This design comes from an exercise in tuning for small area on the open sky130 flow, not from production work. Only simulation tests tie the RTL to the original design; equivalence was not proved. The series may have gaps, and a smaller design here may also do less where the tests do not look. Power figures rest on the tool's default switching activity, not on a simulated workload.

$ cat design.v
module xilinx_true_dual_port_ram #(
    parameter RAM_WIDTH = 32,                        
    parameter RAM_DEPTH = 64,                        
    parameter RAM_PERFORMANCE = "HIGH_PERFORMANCE",  
    parameter INIT_FILE = ""                         
)(
    input [clogb2(RAM_DEPTH-1)-1:0] addra,   
    input [clogb2(RAM_DEPTH-1)-1:0] addrb,   
    input [RAM_WIDTH-1:0] dina,              
    input [RAM_WIDTH-1:0] dinb,              
    input clk,                               
    input wea,                               
    input web,                               
    input ena,                               
    input enb,                               
    input rsta,                              
    input rstb,                              
    input regcea,                            
    input regceb,                            
    output [RAM_WIDTH-1:0] douta,            
    output [RAM_WIDTH-1:0] doutb             
);
    function integer clogb2;
    input integer depth;
    for (clogb2=0; depth>0; clogb2=clogb2+1)
        depth = depth >> 1;
    endfunction
    reg [RAM_WIDTH-1:0] BRAM [RAM_DEPTH-1:0];
    reg [RAM_WIDTH-1:0] ram_data_a;
    reg [RAM_WIDTH-1:0] ram_data_b;
    always @(posedge clk) begin
        if (ena) begin
            if (wea)
                BRAM[addra] <= dina;
            ram_data_a <= BRAM[addra];
        end
    end
    always @(posedge clk) begin
        if (enb) begin
            if (web)
                BRAM[addrb] <= dinb;
            ram_data_b <= BRAM[addrb];
        end
    end
    generate
        if (RAM_PERFORMANCE == "LOW_LATENCY") begin: no_output_register
            assign douta = ram_data_a;
            assign doutb = ram_data_b;
        end else begin: output_register
            reg [RAM_WIDTH-1:0] douta_reg;
            reg [RAM_WIDTH-1:0] doutb_reg;
            always @(posedge clk) begin
                if (rsta)
                    douta_reg <= {RAM_WIDTH{1'b0}};
                else if (regcea)
                    douta_reg <= ram_data_a;
            end
            always @(posedge clk) begin
                if (rstb)
                    doutb_reg <= {RAM_WIDTH{1'b0}};
                else if (regceb)
                    doutb_reg <= ram_data_b;
            end
            assign douta = douta_reg;
            assign doutb = doutb_reg;
        end
    endgenerate
endmodule
$ cat run.sh
#!/bin/bash
# synth_recipe.tcl (not shown) runs the flow's synth.tcl, then flattens the netlist and writes it again
# the make line also repeats each setting of config.mk as NAME=value (left out here)
make -C /OpenROAD-flow-scripts/flow DESIGN_CONFIG=/design/flow/config.mk WORK_HOME=/design/flow/orfs CLKGATE_MAP_FILE= SYNTH_SCRIPT=/design/flow/synth_recipe.tcl finish
$ cat config.mk
export PLATFORM = sky130hd
export DESIGN_NAME = xilinx_true_dual_port_ram
export DESIGN_NICKNAME = xilinx_true_dual_port_ram
export VERILOG_FILES = /design/flow/design.v
export SDC_FILE = /design/flow/constraint.sdc
export NUM_CORES = 4
export LEC_CHECK = 0
export CAP_MARGIN = 20
export CORE_MARGIN = 2
export CORE_UTILIZATION = 30
export PLACE_DENSITY = 0.4
export SLEW_MARGIN = 20
export SYNTH_MEMORY_MAX_BITS = 8192
$ cat constraint.sdc
create_clock -name core_clock -period 8.0 [get_ports {clk}]
set_input_delay 1.6000 -clock core_clock [delete_from_list [all_inputs] [get_ports {clk}]]
set_output_delay 1.6000 -clock core_clock [all_outputs]
set_load 0.01 [all_outputs]
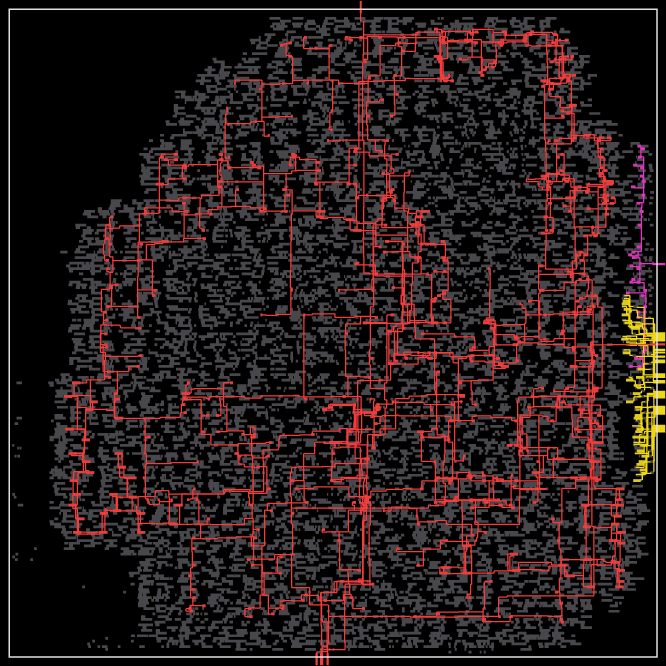
**Above:** run 1 (port wiring).
Scale: 1 px per um.
`addra` -> red  # bits 6, direction input, end cells 687, buffers 33, wire 22.6 mm
`doutb` -> yellow  # bits 32, direction output, end cells 32, buffers 32, wire 1450 um
`regcea` -> magenta  # bits 1, direction input, end cells 32, buffers 1, wire 365 um
port bufs: 148
# IOs: 149

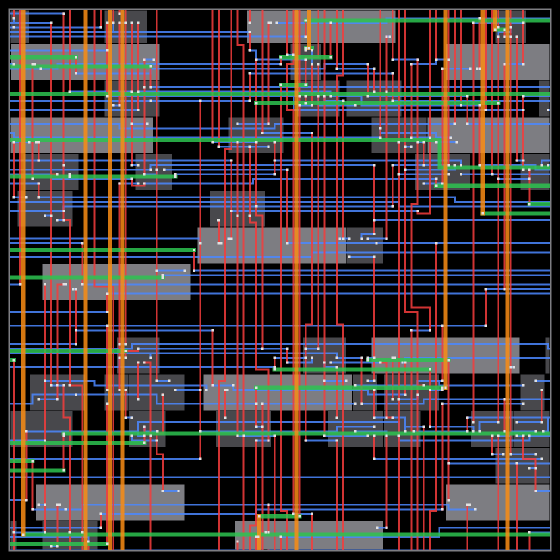
**Above:** run 1 (close-up of the layout).
Region (465, 142) to (505, 182) um. Cells in grey, sequential cells in the stronger grey; small squares are vias.
metal 4 -> orange
metal 1 -> blue
metal 2 -> red
metal 3 -> green
most frequent = mux2_2 (15), edfxtp_1 (12), a221oi_1 (6)
cells with their middle in the window = 44
netlist names of flops here include = `BRAM` (12)
sequential cells in the window = 12

==> impl_results.md, run 1 <==
- Multi-input gate area: 54600 um^2
- Die Wd: approximately 650 um
- Buf+Inv Stages, Crit Path: 3
- Num rows: 235
- Simple logic cell fraction of the synthesized area: 3.07%
- Final setup fails: 0
- CTS Buf Count: 282
- Crit path max-delay family: compound AO/OA/AOI/OAI gates
- Total track usage: 35.0%
- Multi-input combinational area share: 38.6%
- Most used cell along the critical path: buf_4
- Critical path type: input pin to register
- Hpwl dp: 501000 um
- Cts hold-fix bufs: 0
- PD cells: 209 nW/um^2
- Max FFs per register: 2048
- Critical Path AT: between 6 and 7 ns
- Final Cell Area: 141000 um^2
- Post-synth EDFFs: 2112
- # clk buffers: 367
- Setup ws final: 2.21 ns
- Seq_cells: 2176
- Maximum clock path buffer count: 4
- Crit path capture: ram_data_a[23]$_DFFE_PP_
- Buffering overhead: 4.54%
- H-tree levels: 5
- FFs w/ async S/R, synth: 0%
- Most flops, register: BRAM
- Latest clock arrival within the worst-skew pair: between 1 and 1.5 ns
- Seq. cell area: around 65000 um^2
- Clock network power share: 43.0%
- Status: finished clean
- Leading cell kind: flip-flops and latches
- Grt met2 use: 50.8%
- CP max FO: 16
- Vias: ~100k
- Total global routing overflow: 0
- CTS tree: built
- Actual transition at the worst max-transition pin: 1.35 ns
- Final Cycle Share: a little over 70%
- Seq area share: 45.8%
- Mux cell area share after synthesis: 24.2%
- Number of max-cap violations: 0
- Synth Cell Area: 124000 um^2
- Startpoint types: input pin
- Initial antenna violation count: 117
- Most frequent cells in the layout: mux2_2, edfxtp_1, a22oi_1, a221oi_1, buf_4
- Worst Hold Class: register to register
- DRT Pass-1 Iters: 8
- Met1 Track Usage GR: 46.7%
- Bufs w/o clock: 740
- Placed insts: 14.4k
- Max VDD drop: 0.000161 V
- Drt via density: 6.87
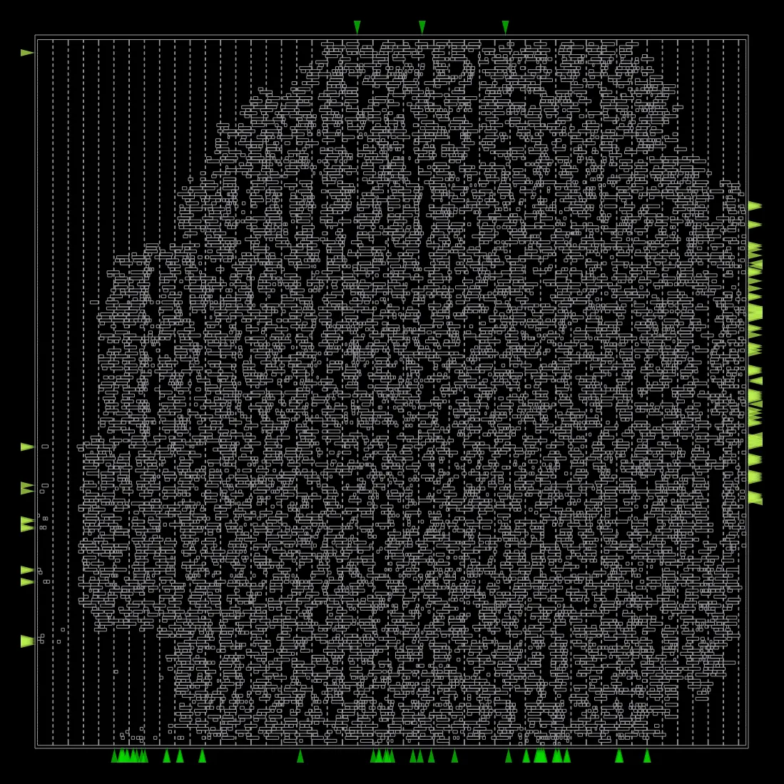
**Above:** run 1 (cell outlines without signal wires).
Layout Cells excl Fill: 14.9k
n_taps: 5451
core area: 410000 um^2
Fill cells: 40.0k

==> run 1: cell families (layout without fill, tap and decap cells) <==
kind of cell	Yosys count	in the layout
compound gates	2628	2628
mux	2590	2590
flops	2176	2176
buf+inv	1346	1248
simple gates	803	803
other cells	0	51
==> run 1: synth_stat cells, types with 27 or more instances <==
cell	instances	area [um^2]
a21oi_1	281	1410
nand4_1	34	213
a31oi_1	36	225
nor3_1	77	385
a22oi_1	880	6610
buf_1	137	514
nand2_1	203	762
buf_4	65	488
mux2_2	2160	24300
mux2i_1	261	2610
mux4_2	94	2120
a22o_1	34	298
nor4_1	29	181
buf_2	426	2130
a221oi_1	581	5090
clkbuf_1	682	2560
o21ai_0	140	701
o22a_1	27	236
buf_6	27	304
a211oi_1	33	248
dfxtp_1	64	1280
o221ai_1	42	368
mux2_1	69	777
o22ai_1	403	2520
a221o_1	43	430
nor2_1	275	1030
nand3_1	37	185
edfxtp_1	2112	63400
==> run 1: per-layer routing <==
| metal | part of all wire [%] | routed length (um) |
|---|---|---|
| met3 | 13 | 96500 |
| met2 | 42 | 315000 |
| met5 | 0.078 | 593 |
| met1 | 40 | 300000 |
| met4 | 6.0 | 45300 |
**Run 1: sequential cells coloured by netlist name**

Scale: 1 px per um. Other sequential cells in the stronger grey, the rest of the logic in the fainter grey.
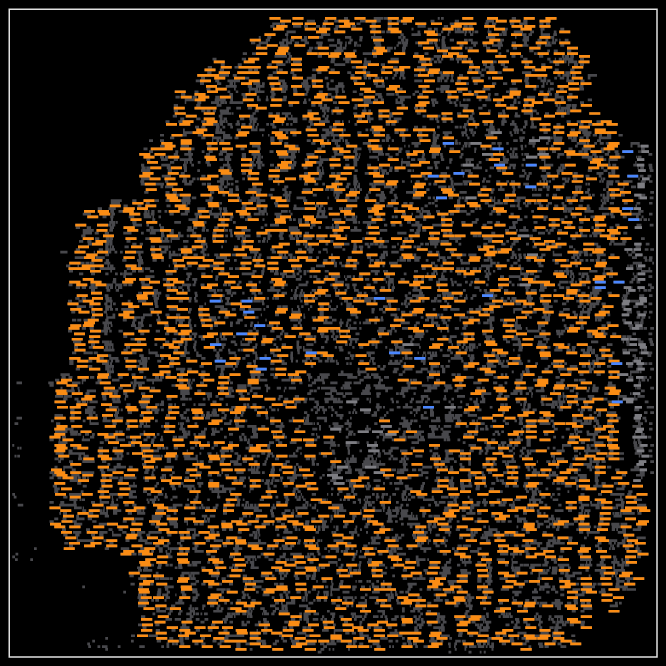

--- run 2 (changed files replaced; the others as in run 1) ---
==> design.v <==
module tdp_aoi222 #(parameter W = 32) (
    input [W-1:0] s0, s1, s2,
    input [W-1:0] d0, d1, d2,
    output [W-1:0] y
);
    assign y = ~((s0 & d0) | (s1 & d1) | (s2 & d2));
endmodule
module tdp_nand4 #(parameter W = 32) (input [W-1:0] a, b, c, d, output [W-1:0] y);
    assign y = ~(a & b & c & d);
endmodule
module tdp_nand3 #(parameter W = 32) (input [W-1:0] a, b, c, output [W-1:0] y);
    assign y = ~(a & b & c);
endmodule
module tdp_nand2 #(parameter W = 32) (input [W-1:0] a, b, output [W-1:0] y);
    assign y = ~(a & b);
endmodule
module tdp_or3 #(parameter W = 32) (input [W-1:0] a, b, c, output [W-1:0] y);
    assign y = a | b | c;
endmodule
module tdp_nor2 #(parameter W = 32) (input [W-1:0] a, b, output [W-1:0] y);
    assign y = ~(a | b);
endmodule
module xilinx_true_dual_port_ram #(
    parameter RAM_WIDTH = 32,
    parameter RAM_DEPTH = 64,
    parameter RAM_PERFORMANCE = "HIGH_PERFORMANCE",
    parameter INIT_FILE = ""
)(
    input [5:0] addra,
    input [5:0] addrb,
    input [RAM_WIDTH-1:0] dina,
    input [RAM_WIDTH-1:0] dinb,
    input clk,
    input wea,
    input web,
    input ena,
    input enb,
    input rsta,
    input rstb,
    input regcea,
    input regceb,
    output [RAM_WIDTH-1:0] douta,
    output [RAM_WIDTH-1:0] doutb
);
    reg ph;
    always @(posedge clk)
        if (ph) ph <= 1'b0;
        else    ph <= 1'b1;
    wire [RAM_WIDTH-1:0] wda = dina ^ {RAM_WIDTH{ph}};
    wire [RAM_WIDTH-1:0] wdb = dinb ^ {RAM_WIDTH{ph}};
    wire [RAM_DEPTH-1:0] wsa, wsb, wh, rsa, rsb;
    genvar w;
    generate
        for (w = 0; w < RAM_DEPTH; w = w + 1) begin : g_word
            assign wsa[w] = ena & wea & (addra == w);
            assign wsb[w] = enb & web & (addrb == w);
            assign wh[w]  = ~(wsa[w] | wsb[w]);
            assign rsa[w] = ena & (addra == w);
            assign rsb[w] = enb & (addrb == w);
            reg  [RAM_WIDTH-1:0] mem;
            wire [RAM_WIDTH-1:0] nxt;
            tdp_aoi222 #(RAM_WIDTH) u (.s0({RAM_WIDTH{wsa[w]}}), .s1({RAM_WIDTH{wsb[w]}}),
                                       .s2({RAM_WIDTH{wh[w]}}),
                                       .d0(wda), .d1(wdb), .d2(mem), .y(nxt));
            always @(posedge clk) mem <= nxt;
        end
    endgenerate
    reg  [RAM_WIDTH-1:0] rda, rdb;
    wire [RAM_WIDTH-1:0] rda_nxt, rdb_nxt;
    wire [RAM_WIDTH-1:0] la1 [0:22], lb1 [0:22];
    wire [RAM_WIDTH-1:0] la2 [0:5],  lb2 [0:5];
    wire [RAM_WIDTH-1:0] la3 [0:1],  lb3 [0:1];
    genvar k;
    generate
        for (k = 0; k < 21; k = k + 1) begin : g_rl1
            tdp_aoi222 #(RAM_WIDTH) ua (.s0({RAM_WIDTH{rsa[3*k]}}), .s1({RAM_WIDTH{rsa[3*k+1]}}),
                                        .s2({RAM_WIDTH{rsa[3*k+2]}}),
                                        .d0(g_word[3*k].mem), .d1(g_word[3*k+1].mem),
                                        .d2(g_word[3*k+2].mem), .y(la1[k]));
            tdp_aoi222 #(RAM_WIDTH) ub (.s0({RAM_WIDTH{rsb[3*k]}}), .s1({RAM_WIDTH{rsb[3*k+1]}}),
                                        .s2({RAM_WIDTH{rsb[3*k+2]}}),
                                        .d0(g_word[3*k].mem), .d1(g_word[3*k+1].mem),
                                        .d2(g_word[3*k+2].mem), .y(lb1[k]));
        end
        for (k = 0; k < 5; k = k + 1) begin : g_rl2
            tdp_nand4 #(RAM_WIDTH) ua (.a(la1[4*k]), .b(la1[4*k+1]), .c(la1[4*k+2]), .d(la1[4*k+3]), .y(la2[k]));
            tdp_nand4 #(RAM_WIDTH) ub (.a(lb1[4*k]), .b(lb1[4*k+1]), .c(lb1[4*k+2]), .d(lb1[4*k+3]), .y(lb2[k]));
        end
        for (k = 0; k < 2; k = k + 1) begin : g_rl3
            tdp_or3 #(RAM_WIDTH) ua (.a(la2[3*k]), .b(la2[3*k+1]), .c(la2[3*k+2]), .y(la3[k]));
            tdp_or3 #(RAM_WIDTH) ub (.a(lb2[3*k]), .b(lb2[3*k+1]), .c(lb2[3*k+2]), .y(lb3[k]));
        end
    endgenerate
    tdp_nand2 #(RAM_WIDTH) u_ra_w (.a({RAM_WIDTH{rsa[63]}}), .b(g_word[63].mem), .y(la1[21]));
    tdp_nand2 #(RAM_WIDTH) u_rb_w (.a({RAM_WIDTH{rsb[63]}}), .b(g_word[63].mem), .y(lb1[21]));
    tdp_nand2 #(RAM_WIDTH) u_ra_h (.a({RAM_WIDTH{~ena}}), .b(rda), .y(la1[22]));
    tdp_nand2 #(RAM_WIDTH) u_rb_h (.a({RAM_WIDTH{~enb}}), .b(rdb), .y(lb1[22]));
    tdp_nand3 #(RAM_WIDTH) u_ra_l2 (.a(la1[20]), .b(la1[21]), .c(la1[22]), .y(la2[5]));
    tdp_nand3 #(RAM_WIDTH) u_rb_l2 (.a(lb1[20]), .b(lb1[21]), .c(lb1[22]), .y(lb2[5]));
    tdp_nor2 #(RAM_WIDTH) u_ra_y (.a(la3[0]), .b(la3[1]), .y(rda_nxt));
    tdp_nor2 #(RAM_WIDTH) u_rb_y (.a(lb3[0]), .b(lb3[1]), .y(rdb_nxt));
    always @(posedge clk) begin
        rda <= rda_nxt;
        rdb <= rdb_nxt;
    end
    wire [RAM_WIDTH-1:0] va = rda ^ {RAM_WIDTH{ph}};
    wire [RAM_WIDTH-1:0] vb = rdb ^ {RAM_WIDTH{ph}};
    reg [RAM_WIDTH-1:0] douta_reg, doutb_reg;
    always @(posedge clk) begin
        if (rsta)
            douta_reg <= {RAM_WIDTH{1'b0}};
        else if (regcea)
            douta_reg <= va;
    end
    always @(posedge clk) begin
        if (rstb)
            doutb_reg <= {RAM_WIDTH{1'b0}};
        else if (regceb)
            doutb_reg <= vb;
    end
    assign douta = douta_reg;
    assign doutb = doutb_reg;
endmodule
==> config.mk <==
export PLATFORM = sky130hd
export DESIGN_NAME = xilinx_true_dual_port_ram
export DESIGN_NICKNAME = xilinx_true_dual_port_ram
export VERILOG_FILES = /design/flow/design.v
export SDC_FILE = /design/flow/constraint.sdc
export NUM_CORES = 4
export LEC_CHECK = 0
export CAP_MARGIN = 20
export CELL_PAD_IN_SITES_DETAIL_PLACEMENT = 1
export CELL_PAD_IN_SITES_GLOBAL_PLACEMENT = 2
export CORE_MARGIN = 2
export CORE_UTILIZATION = 20
export CTS_CLUSTER_DIAMETER = 80
export CTS_CLUSTER_SIZE = 25
export PLACE_DENSITY = 0.27
export SLEW_MARGIN = 20
export SYNTH_HIERARCHICAL = 1
export SYNTH_MEMORY_MAX_BITS = 8192
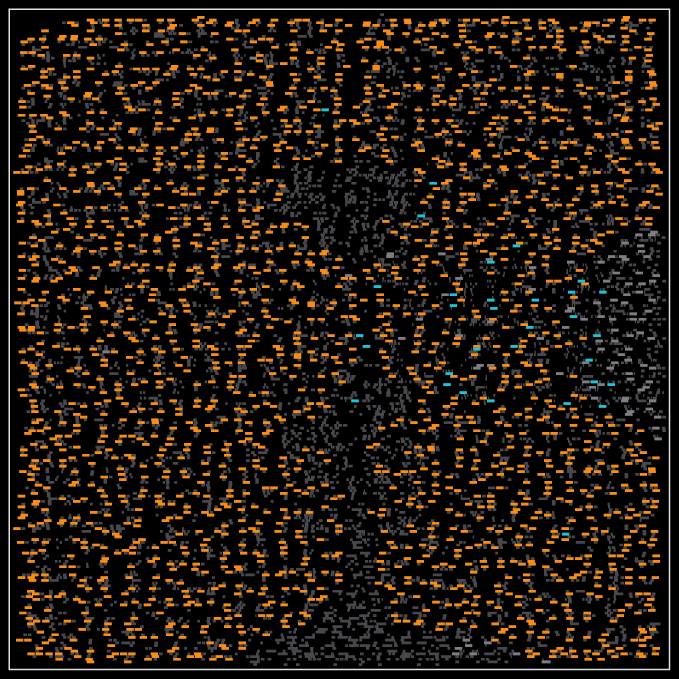
**Above:** run 2 (sequential cells coloured by netlist name).
Scale: 1 px per um. Other sequential cells in the stronger grey, the rest of the logic in the fainter grey.
`g_word.mem` -> orange  # flops 2048, where all over the die
`rdb` -> cyan  # flops 32
not coloured = 97
Seq area share: 40.2%
P_seq: 15.1 mW
utilization after layout: 25.4%
Seq. cell area: 43600 um^2

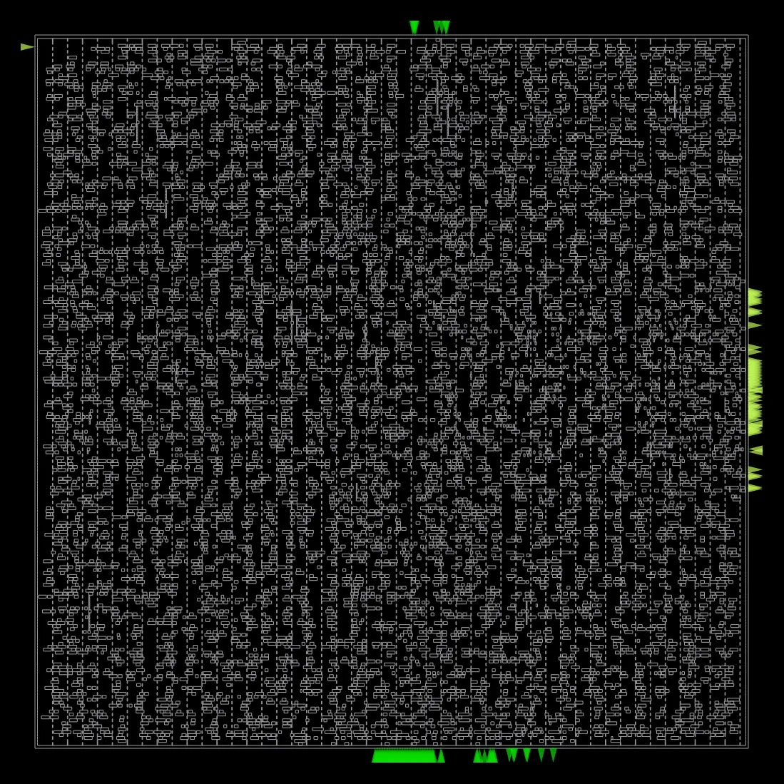
**Above:** run 2 (cell outlines without signal wires).
n_taps: 5687
Layout Cells excl Fill: 13.8k
num rows: 240
seq_cells: 2177

==> run 2 against run 1 <==
Still clean on timing, DRC and antenna; register-to-register slack worse by 0.33 ns; non-clock buffer count down 5; first-iteration DRC count rose by 48%; combinational power fell by 16%; via count is 2.1% lower; worst hold slack got worse by 0.018 ns; sequential cell count grew 1; worst setup slack lost 0.11 ns; clock-buffer cell count decreased by 161; critical path type unchanged; largest power group unchanged.
==> impl_results.md, run 2 <==
- Net count after synthesis: 7098
- Met1 Track Usage GR: 42.4% (-4.3 points)
- Most frequent cells in the layout: a222oi_1, dfxtp_1, buf_4, nand4_1, nor2_4
- Vias in the first global route: 94.3k
- Comb_multi_in: 4720
- Synth Instances: 7013
- Max VDD drop: 0.000149 V (-7.2%)
- Vias: 100k (-2.1%)
- Critical Path AT: 6.68 ns (+0.31 ns)
- Maximum clock path buffer count: 4 (unchanged)
- Sequential share of the synthesized area: 50.8%
- Cts hold-fix bufs: 0 (unchanged)
- Top Metal Used: met5
- Synth Cell Area: 85700 um^2 (-31%)
- Most common cell after layout, fill and taps aside: a222oi_1
- Max incr delay on CP: 1.07 ns
- # nets final: roughly 8k
- Count leader, synth: a222oi_1
- Max FFs per register: 2048 (unchanged)
- Clock network area share: 5.94%
- Total global routing overflow: 0 (unchanged)
- Fin Hold WS: 0.473 ns
- # clk buffers: 206 (-44%)
- Met1 WL: 301000 um (+0.44%)
- H-tree levels: 4 (-1)
- Port bufs: 148 (unchanged)
- Multi-input combinational area share: 41.4% (+2.8 points)
- ANT cells: 155
- P_comb: ~3.3 mW
- CP max FO: 16 (unchanged)
- Post-Place Worst Slack: roughly 1.3 ns
- GR Layer Usage met3: 5.99%
- Layout area overhead: 26.6%
- # IOs: 149 (unchanged)
- Buf+Inv Stages, Crit Path: 3 (unchanged)
- Fill cells: 46.8k (+17%)
- Wirelength per Cell: 54.9 um
- Synth Register Bits: 2177
- Core area: 427000 um^2 (+4.1%)
- Top post-synthesis cells by area: dfxtp_1, a222oi_1, nand4_1
- Status: finished clean
- Hpwl dp: 480000 um (-4.1%)
- Synth Area per Inst: around 12 um^2
- DRT Pass-1 Iters: 15 (+7)
- Total track usage: 33.0% (-2.0 points)
- Lkg Pwr: 36.7 nW
- Worst Hold Class: register to register
- Initial antenna violation count: 83 (-29%)
- Setup ws final: 2.10 ns (-0.112 ns)
- FFs w/ async S/R, synth: 0% (unchanged)
- Clk pwr: 10.5 mW
- Min Tclk post-route: 5.90 ns
- Net switching power: 9.52 mW
- Die Span Y: approximately 660 um
- Ratio of cells with drive above 1 in the final layout: 16.6%
- Routed wl met2: 342000 um (+8.6%)
- Actual transition at the worst max-transition pin: 1.27 ns (-0.0775 ns)
- Critical path type: input pin to register
- Maximum number of pins on one net before global-route repair: 65
- Routed Antenna Nets: 0
- PD cells: 267 nW/um^2 (+28%)
- Commonest cells in the netlist: a222oi_1, dfxtp_1, nor2_1
- Bufs w/o clock: 735 (-0.68%)
- 1st-iter DRT viols: 29.4k
- Die area: 434000 um^2
- Final hold vios: 0
- Synth area leader: dfxtp_1
- Yosys warns: 7
- Multi-input gate area: 44900 um^2 (-18%)
- CTS tree: built
- Placed insts: 13.3k (-7.5%)
- Met3 WL: 70000 um (-27%)
- Clock skew: 0.0542 ns
- Clock sinks: about 2.2k
- Latest clock arrival within the worst-skew pair: 0.99 ns (-0.02 ns)
- Top cell type's share of synthesized area: 50.8% (-0.44 points)
- Total Wirelength: 759000 um
- Clock network power share: 36.2% (-6.8 points)
- Top FF cell, synth: dfxtp_1
- Residual DRC: 0
- Fmax: 0.169 GHz
- Internal power: between 15 and 20 mW
- Drt via density: 7.27 (+5.9%)
- Max-slew violations: 0
- Worst-path clk slew: 0.08 ns
- Final Cycle Share: 73.8% (+1.4 points)
- Most used cell along the critical path: buf_4
- Worst R2R Start: ph$_DFF_P_
- Final setup fails: 0 (unchanged)
- Critical Path Stages: 9
- Startpoint types: input pin
- CP max-delay cell: nand4bb_2
- Buffering overhead: 5.58% (+1.0 points)
- Most Used Layer, Global Route: met2
- R2R cell count: 5
- Most flops, register: g_word.mem
- Number of max-cap violations: 0 (unchanged)
- Worst EP required: 8.78 ns
- Grt met2 use: 52.1% (+1.3 points)
- Die Wd: 659 um (+2.0%)
- Post-synth EDFFs: 0 (-100%)
- Sequential Power Share: 52.3%
- Initial Util: 20.1%
- CTS Buf Count: 182 (-35%)
- Crit path max-delay family: simple AND/OR/NAND/NOR gates
- Pwr top: sequential cells
- Crit end category: register
- Setup TNS: 0 ns
- Hold Path Origin: g_word[29].mem[28]$_DFF_P_
- Leading cell kind: multi-input combinational cells
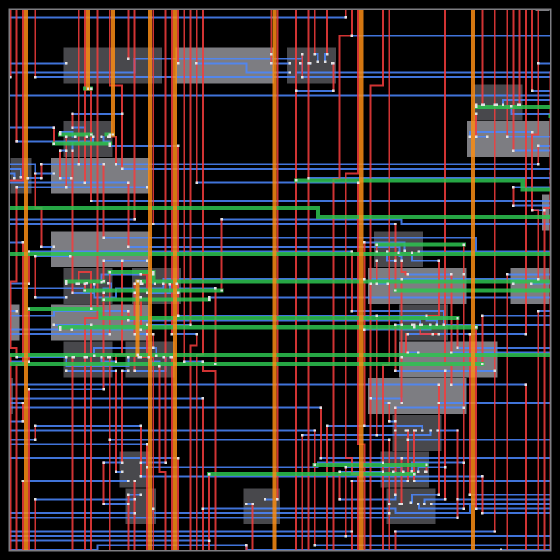
**Above:** run 2 (close-up of the layout).
Region (474, 145) to (514, 185) um. Cells in grey, sequential cells in the stronger grey; small squares are vias.
metal 2 -> red
metal 4 -> orange
metal 1 -> blue
metal 3 -> green
cells with their middle in the window = 24
sequential cells in the window = 8
most frequent = a222oi_1 (12), dfxtp_1 (8), nand4_1 (2)
netlist names of flops here include = `g_word.mem` (8)

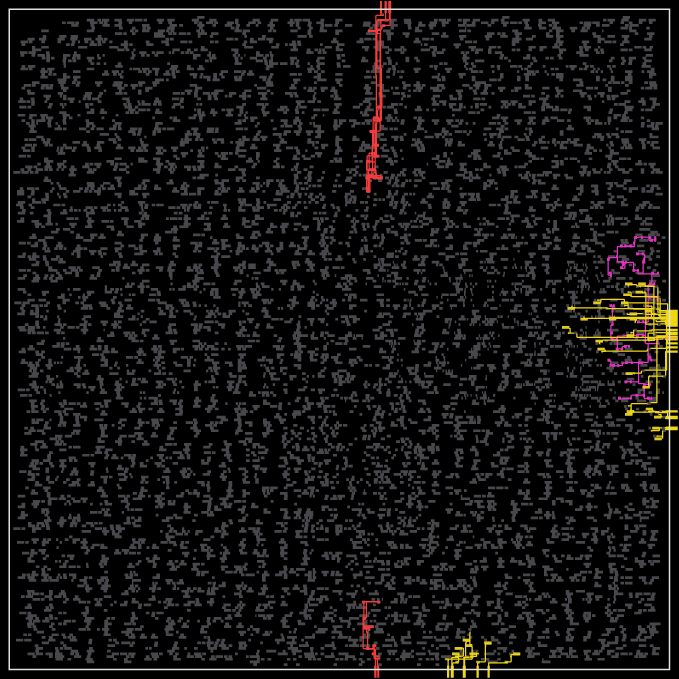
**Above:** run 2 (port wiring).
Scale: 1 px per um.

-- run 2: cell types whose count changed in the layout (fill, tap and decap cells not counted), moves of 290 or more --
cell	previous run	this run
a222oi_1	14	3392
a221oi_1	573	0
nand4_1	34	324
mux2_2	2160	0
o22ai_1	342	0
a22oi_1	880	0
dfxtp_1	64	2176
edfxtp_1	2112	0
-- run 2: through the flow --
step / power (mW) / cell area, um^2
global placement: 18.5 / 102000
floorplan: 16.3 / 85700
detailed placement: 18.5 / 102000
finish: 29.0 / 109000
CTS: 29.1 / 108000
global route: 30.0 / 108000
-- run 2: how the worst max path moves through the flow --
stage | endpoint | slack [ns] | from
6_report | rda[7]$_DFF_P_ | 2.10 | addra[3]
5_1_grt | rda[17]$_DFF_P_ | 2.28 | addra[3]
4_1_cts | rda[8]$_DFF_P_ | 2.34 | addra[0]
3_5_place_dp | rda[8]$_DFF_P_ | 1.28 | addra[3]
3_3_place_gp | rda[7]$_DFF_P_ | 1.22 | ena
2_1_floorplan | g_word[0].mem[30]$_DFF_P_ | 3.73 | dina[30]
-- run 2: cell families after synthesis --
group / share of synthesized area, %
compound gates: 40.8
flops: 50.8
simple gates: 6.42
xor+xnor: 1.31
buf+inv: 0.629
==> run 3, diff against run 2 <==
--- a/config.mk
+++ b/config.mk
@@ -12,4 +12,2 @@
 export CORE_UTILIZATION = 20
-export CTS_CLUSTER_DIAMETER = 80
-export CTS_CLUSTER_SIZE = 25
 export PLACE_DENSITY = 0.27
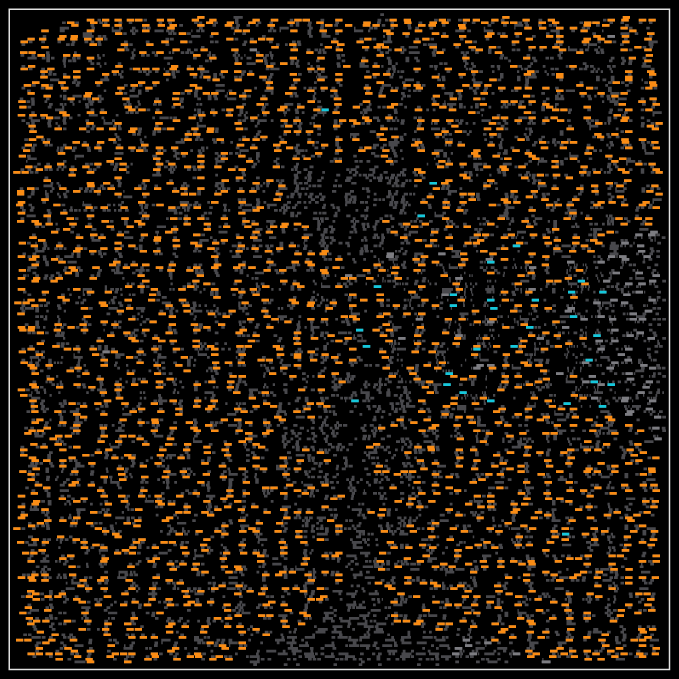
**Above:** run 3 (sequential cells coloured by netlist name).
Scale: 1 px per um. Other sequential cells in the stronger grey, the rest of the logic in the fainter grey.
`rdb` -> cyan  # flops 32
`g_word.mem` -> orange  # flops 2048, where all over the die
not coloured = 97
utilization after layout: 26.1%
P_seq: 15.2 mW

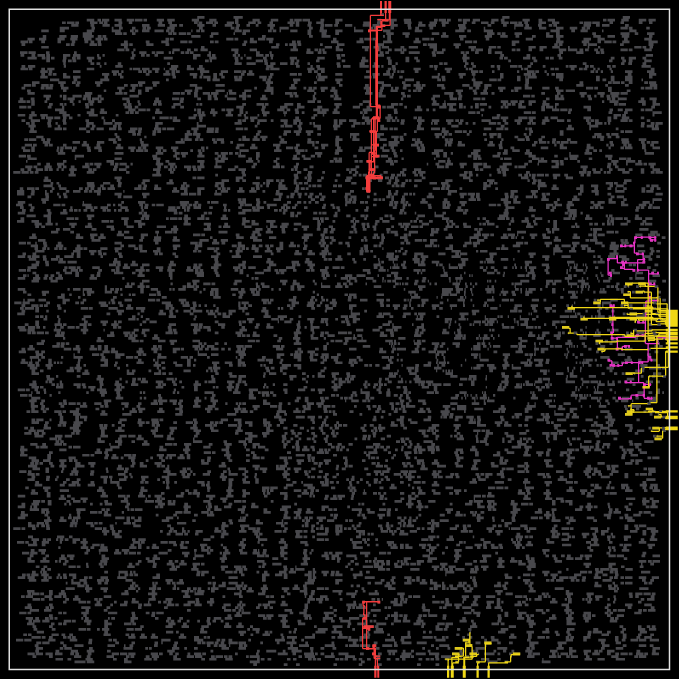
**Above:** run 3 (port wiring).
Scale: 1 px per um.
`addra` -> red  # bits 6, direction input, end cells 24, buffers 6, wire 1230 um
`doutb` -> yellow  # bits 32, direction output, end cells 32, buffers 32, wire 1700 um
`regcea` -> magenta  # bits 1, direction input, end cells 64, buffers 2, wire 612 um

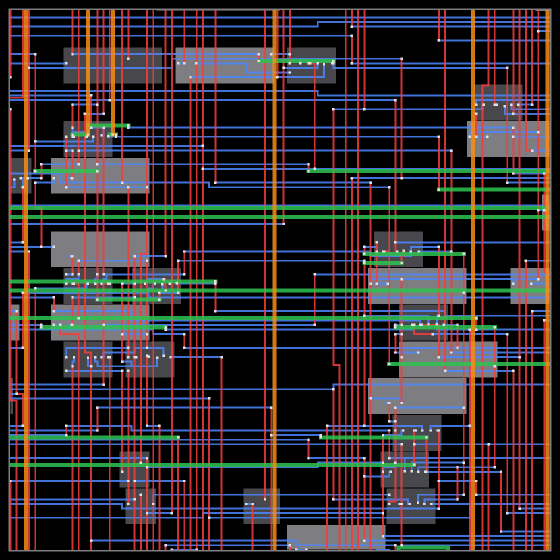
**Above:** run 3 (close-up of the layout).
Region (474, 145) to (514, 185) um. Cells in grey, sequential cells in the stronger grey; small squares are vias.
metal 3 -> green
metal 1 -> blue
metal 2 -> red
metal 4 -> orange
cells with their middle in the window = 25
most frequent = a222oi_1 (12), dfxtp_1 (9), nand4_1 (2)
sequential cells in the window = 9
netlist names of flops here include = `g_word.mem` (9)

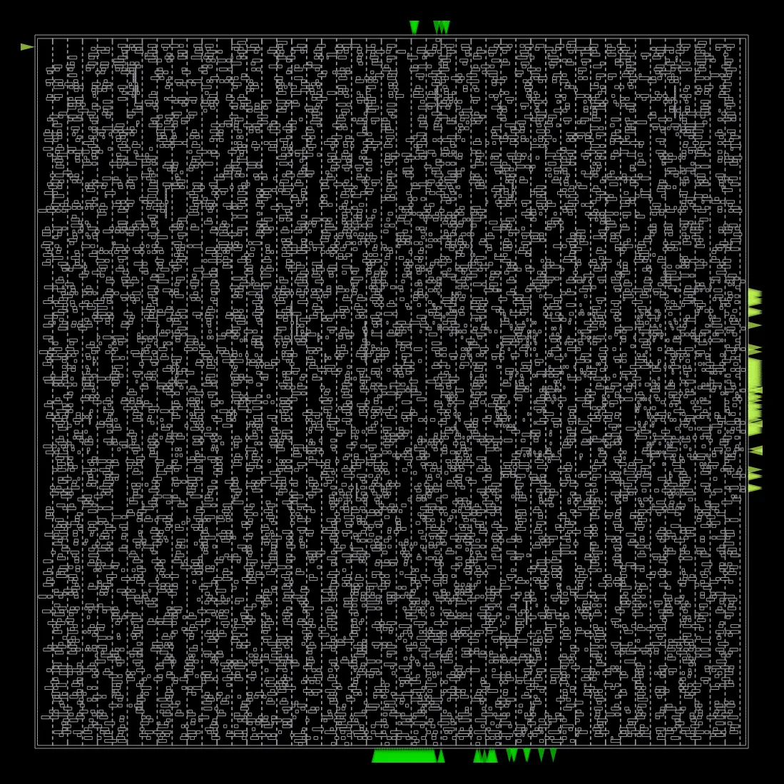
**Above:** run 3 (cell outlines without signal wires).
Seq area share: 39.1%
Fill cells: 46.6k
Layout Cells excl Fill: 14.0k
core area: 427000 um^2

==> run 3 against run 2 <==
Critical path depth unchanged; worst setup slack got worse by 0.13 ns; sequential share of layout area decreased by 1.0 points; sequential power about the same; clock-buffer cell count increased by 250; clock power increased by 28%; highest routed layer unchanged; global-route usage increased by 0.14 points; critical path type unchanged; wire length increased by 0.27%; clock skew decreased by 0.019 ns; still clean.
==> impl_results.md, run 3 <==
- Status: finished clean
- Top FF cell, synth: dfxtp_1
- Top cell type's share of synthesized area: 50.8% (unchanged)
- DRT Pass-1 Iters: 15 (unchanged)
- PD cells: 286 nW/um^2 (+7.2%)
- Max VDD drop: 0.000170 V (+14%)
- Die Span Y: 659 um (unchanged)
- Synth area leader: dfxtp_1
- GR Layer Usage met3: 5.76% (-0.23 points)
- Placed insts: 13.3k (unchanged)
- Layout area overhead: 29.8%
- R2R cell count: 5 (unchanged)
- Worst Hold Class: register to register
- Final Cycle Share: 75.3% (+1.6 points)
- Critical path origin: addra[3]
- Seq_cells: 2177 (unchanged)
- Routed wl met2: 343000 um (+0.13%)
- Setup TNS: 0 ns (unchanged)
- Die Wd: 659 um (unchanged)
- Final Cell Area: 111000 um^2 (+2.6%)
- Most frequent cells in the layout: a222oi_1, dfxtp_1, buf_4, nand4_1, clkbuf_16
- Min Tclk post-route: 6.03 ns (+0.125 ns)
- Grt met2 use: 52.4% (+0.34 points)
- Critical path type: input pin to register
- Routed Antenna Nets: 0 (unchanged)
- Yosys warns: 7 (unchanged)
- Latest clock arrival within the worst-skew pair: 0.95 ns (-0.04 ns)
- CTS Buf Count: 295 (+62%)
- Crit end category: register
- Ratio of cells with drive above 1 in the final layout: 17.4% (+0.82 points)
- Combinational power share: a little over a tenth
- Net count after synthesis: 7098 (unchanged)
- Startpoint types: input pin
- Met3 WL: 68800 um (-1.7%)
- Maximum clock path buffer count: 4 (unchanged)
- Total global routing overflow: 0 (unchanged)
- Residual DRC: 0 (unchanged)
- Most flops, register: g_word.mem
- 1st-iter DRT viols: 28.7k (-2.5%)
- Maximum number of pins on one net before global-route repair: 65 (unchanged)
- Met1 WL: 303000 um (+0.57%)
- Total track usage: 33.1% (+0.14 points)
- Synth Cell Area: 85700 um^2 (unchanged)
- Fin Hold WS: 0.469 ns (-0.00468 ns)
- Max-slew violations: 0 (unchanged)
- Setup ws final: 1.97 ns (-0.125 ns)
- Most common cell after layout, fill and taps aside: a222oi_1
- Multi-input combinational area share: 40.3% (-1.0 points)
- N_taps: 5687 (unchanged)
- H-tree levels: 5 (+1)
- Clock skew: 0.0353 ns (-0.0189 ns)
- Vias in the first global route: 95.4k (+1.2%)
- Comb_multi_in: 4720 (unchanged)
- # nets final: 8016 (+1.4%)
- Worst-path clk slew: 0.06 ns (-0.02 ns)
- Area post-placement: 102000 um^2 (unchanged)
- Leading cell kind: multi-input combinational cells
- Crit path capture: rda[8]$_DFF_P_
- Lkg Pwr: 38.2 nW (+4.0%)
- Multi-input gate area: 44900 um^2 (unchanged)
- Top Metal Used: met5
- Fmax: 0.166 GHz (-2.1%)
- Clock sinks: 2177 (unchanged)
- Sequential share of the synthesized area: 50.8% (unchanged)
- Final setup fails: 0 (unchanged)
- Hpwl dp: 480000 um (unchanged)
- CP max FO: 18 (+2)
- Commonest cells in the netlist: a222oi_1, dfxtp_1, nor2_1
- Top post-synthesis cells by area: dfxtp_1, a222oi_1, nand4_1
- Sequential Power Share: 47.6% (-4.7 points)
- Cts hold-fix bufs: 0 (unchanged)
- FFs w/ async S/R, synth: 0% (unchanged)
- Clock network area share: 8.38% (+2.4 points)
- Wirelength per Cell: 54.4 um (-0.94%)
- Count leader, synth: a222oi_1
- Critical Path AT: 6.92 ns (+0.24 ns)
- Hold Path Origin: g_word[35].mem[0]$_DFF_P_
- Post-synth EDFFs: 0 (unchanged)
- Num rows: 240 (unchanged)
- Post-Place Worst Slack: 1.28 ns (unchanged)
- Port bufs: 148 (unchanged)
- Die area: 434000 um^2 (unchanged)
- Worst R2R Start: ph$_DFF_P_
- Internal power: 22.2 mW (+14%)
- Synth Area per Inst: 12.2 um^2 (unchanged)
- Met1 Track Usage GR: 42.6% (+0.20 points)
- Most Used Layer, Global Route: met2
- Final hold vios: 0 (unchanged)
- GP Congestion: 0.869
- Drt via density: 7.22 (-0.65%)
- Synth Instances: 7013 (unchanged)
- Clock network power share: 41.9% (+5.7 points)
- CTS tree: built
- Total Wirelength: 761000 um (+0.27%)
- Seq. cell area: 43600 um^2 (unchanged)
- Number of max-cap violations: 0 (unchanged)
- Buffering overhead: 5.41% (-0.17 points)
- Synth Register Bits: 2177 (unchanged)
- # clk buffers: 456 (+120%)
- Worst EP required: 8.89 ns (+0.11 ns)
- Initial antenna violation count: 78 (-6.0%)
- Actual transition at the worst max-transition pin: 1.27 ns (-0.00110 ns)
- Max FFs per register: 2048 (unchanged)
- Initial Util: 20.1% (unchanged)
- Net switching power: 9.68 mW (+1.7%)
- Vias: 101k (+0.56%)
- Bufs w/o clock: 734 (-0.14%)
==> run 3: cell count changes in the layout (fill, tap and decap cells not counted), sizes merged <==
cell	before	now
diode	155	139
buf	590	589
inv	53	10
clkbuf	206	456
bufinv	12	6
clkinv	51	46
clkinvlp	14	3
==> run 3: critical path: stages <==
cell and delay, ns:
clkdlybuf4s50_1 0.96, nand4bb_2 0.72, buf_4 0.38, nor2_4 0.22, buf_4 0.33, a222oi_1 0.53, nand4_1 1.06, or3_1 0.86
nor2_1 0.14
==> run 3: logic make-up (layout without fill, tap and decap cells) <==
group | count (synthesis) | after routing | share of synthesized area (%)
compound gates | 3520 | 3520 | 40.8
flops | 2177 | 2177 | 50.8
simple gates | 1072 | 1072 | 6.42
xor+xnor | 128 | 128 | 1.31
buf+inv | 116 | 1255 | 0.629
other cells | 0 | 139 | 0
==> run 3: power by group through the flow <==
stage	logic (mW)	clock network, mW	registers, mW
2_1_floorplan	1.84	0	14.5
3_3_place_gp	3.19	0	15.3
3_5_place_dp	3.30	0	15.2
4_1_cts	3.28	13.7	15.1
5_1_grt	3.52	14.0	15.4
6_report	3.32	13.4	15.2

[port drivers added, routing unchanged]
How much do the figures lean on ideal ports? The routed layouts below were timed once more, with nothing changed but the port constraints.
Step 1: set_driving_cell puts a clkbuf_16 on clk and a buf_2 on each other input, an assumption about the parent block.
Step 2, shift: input delay + t, output delay - t, t = (earliest + latest rising clock arrival at the registers) / 2. This alone moves slack from input paths to output paths.
a / b / c = ideal ports / drivers / drivers and shift; a / b = the first two.
| run | t (ns) | setup slack, ns | hold slack, ns | clock arrival spread, ns | worst register clock-pin slew, ns |
|---|---|---|---|---|---|
| run 1 | 1.086 | 2.210 / 2.298 / 1.212 | 0.491 / 0.491 / 0.491 | 0.069 / 0.069 | 0.07 / 0.07 |
| run 2 | 1.070 | 2.098 / 2.151 / 1.081 | 0.473 / 0.473 / 0.473 | 0.059 / 0.059 | 0.10 / 0.10 |
| run 3 | 1.065 | 1.972 / 2.065 / 1.001 | 0.469 / 0.469 / 0.469 | 0.049 / 0.049 | 0.06 / 0.06 |
After both steps every run listed still meets setup and hold. For run 2, which loses most, drivers alone change the setup slack by +0.053 ns; drivers and shift together by -1.017 ns.
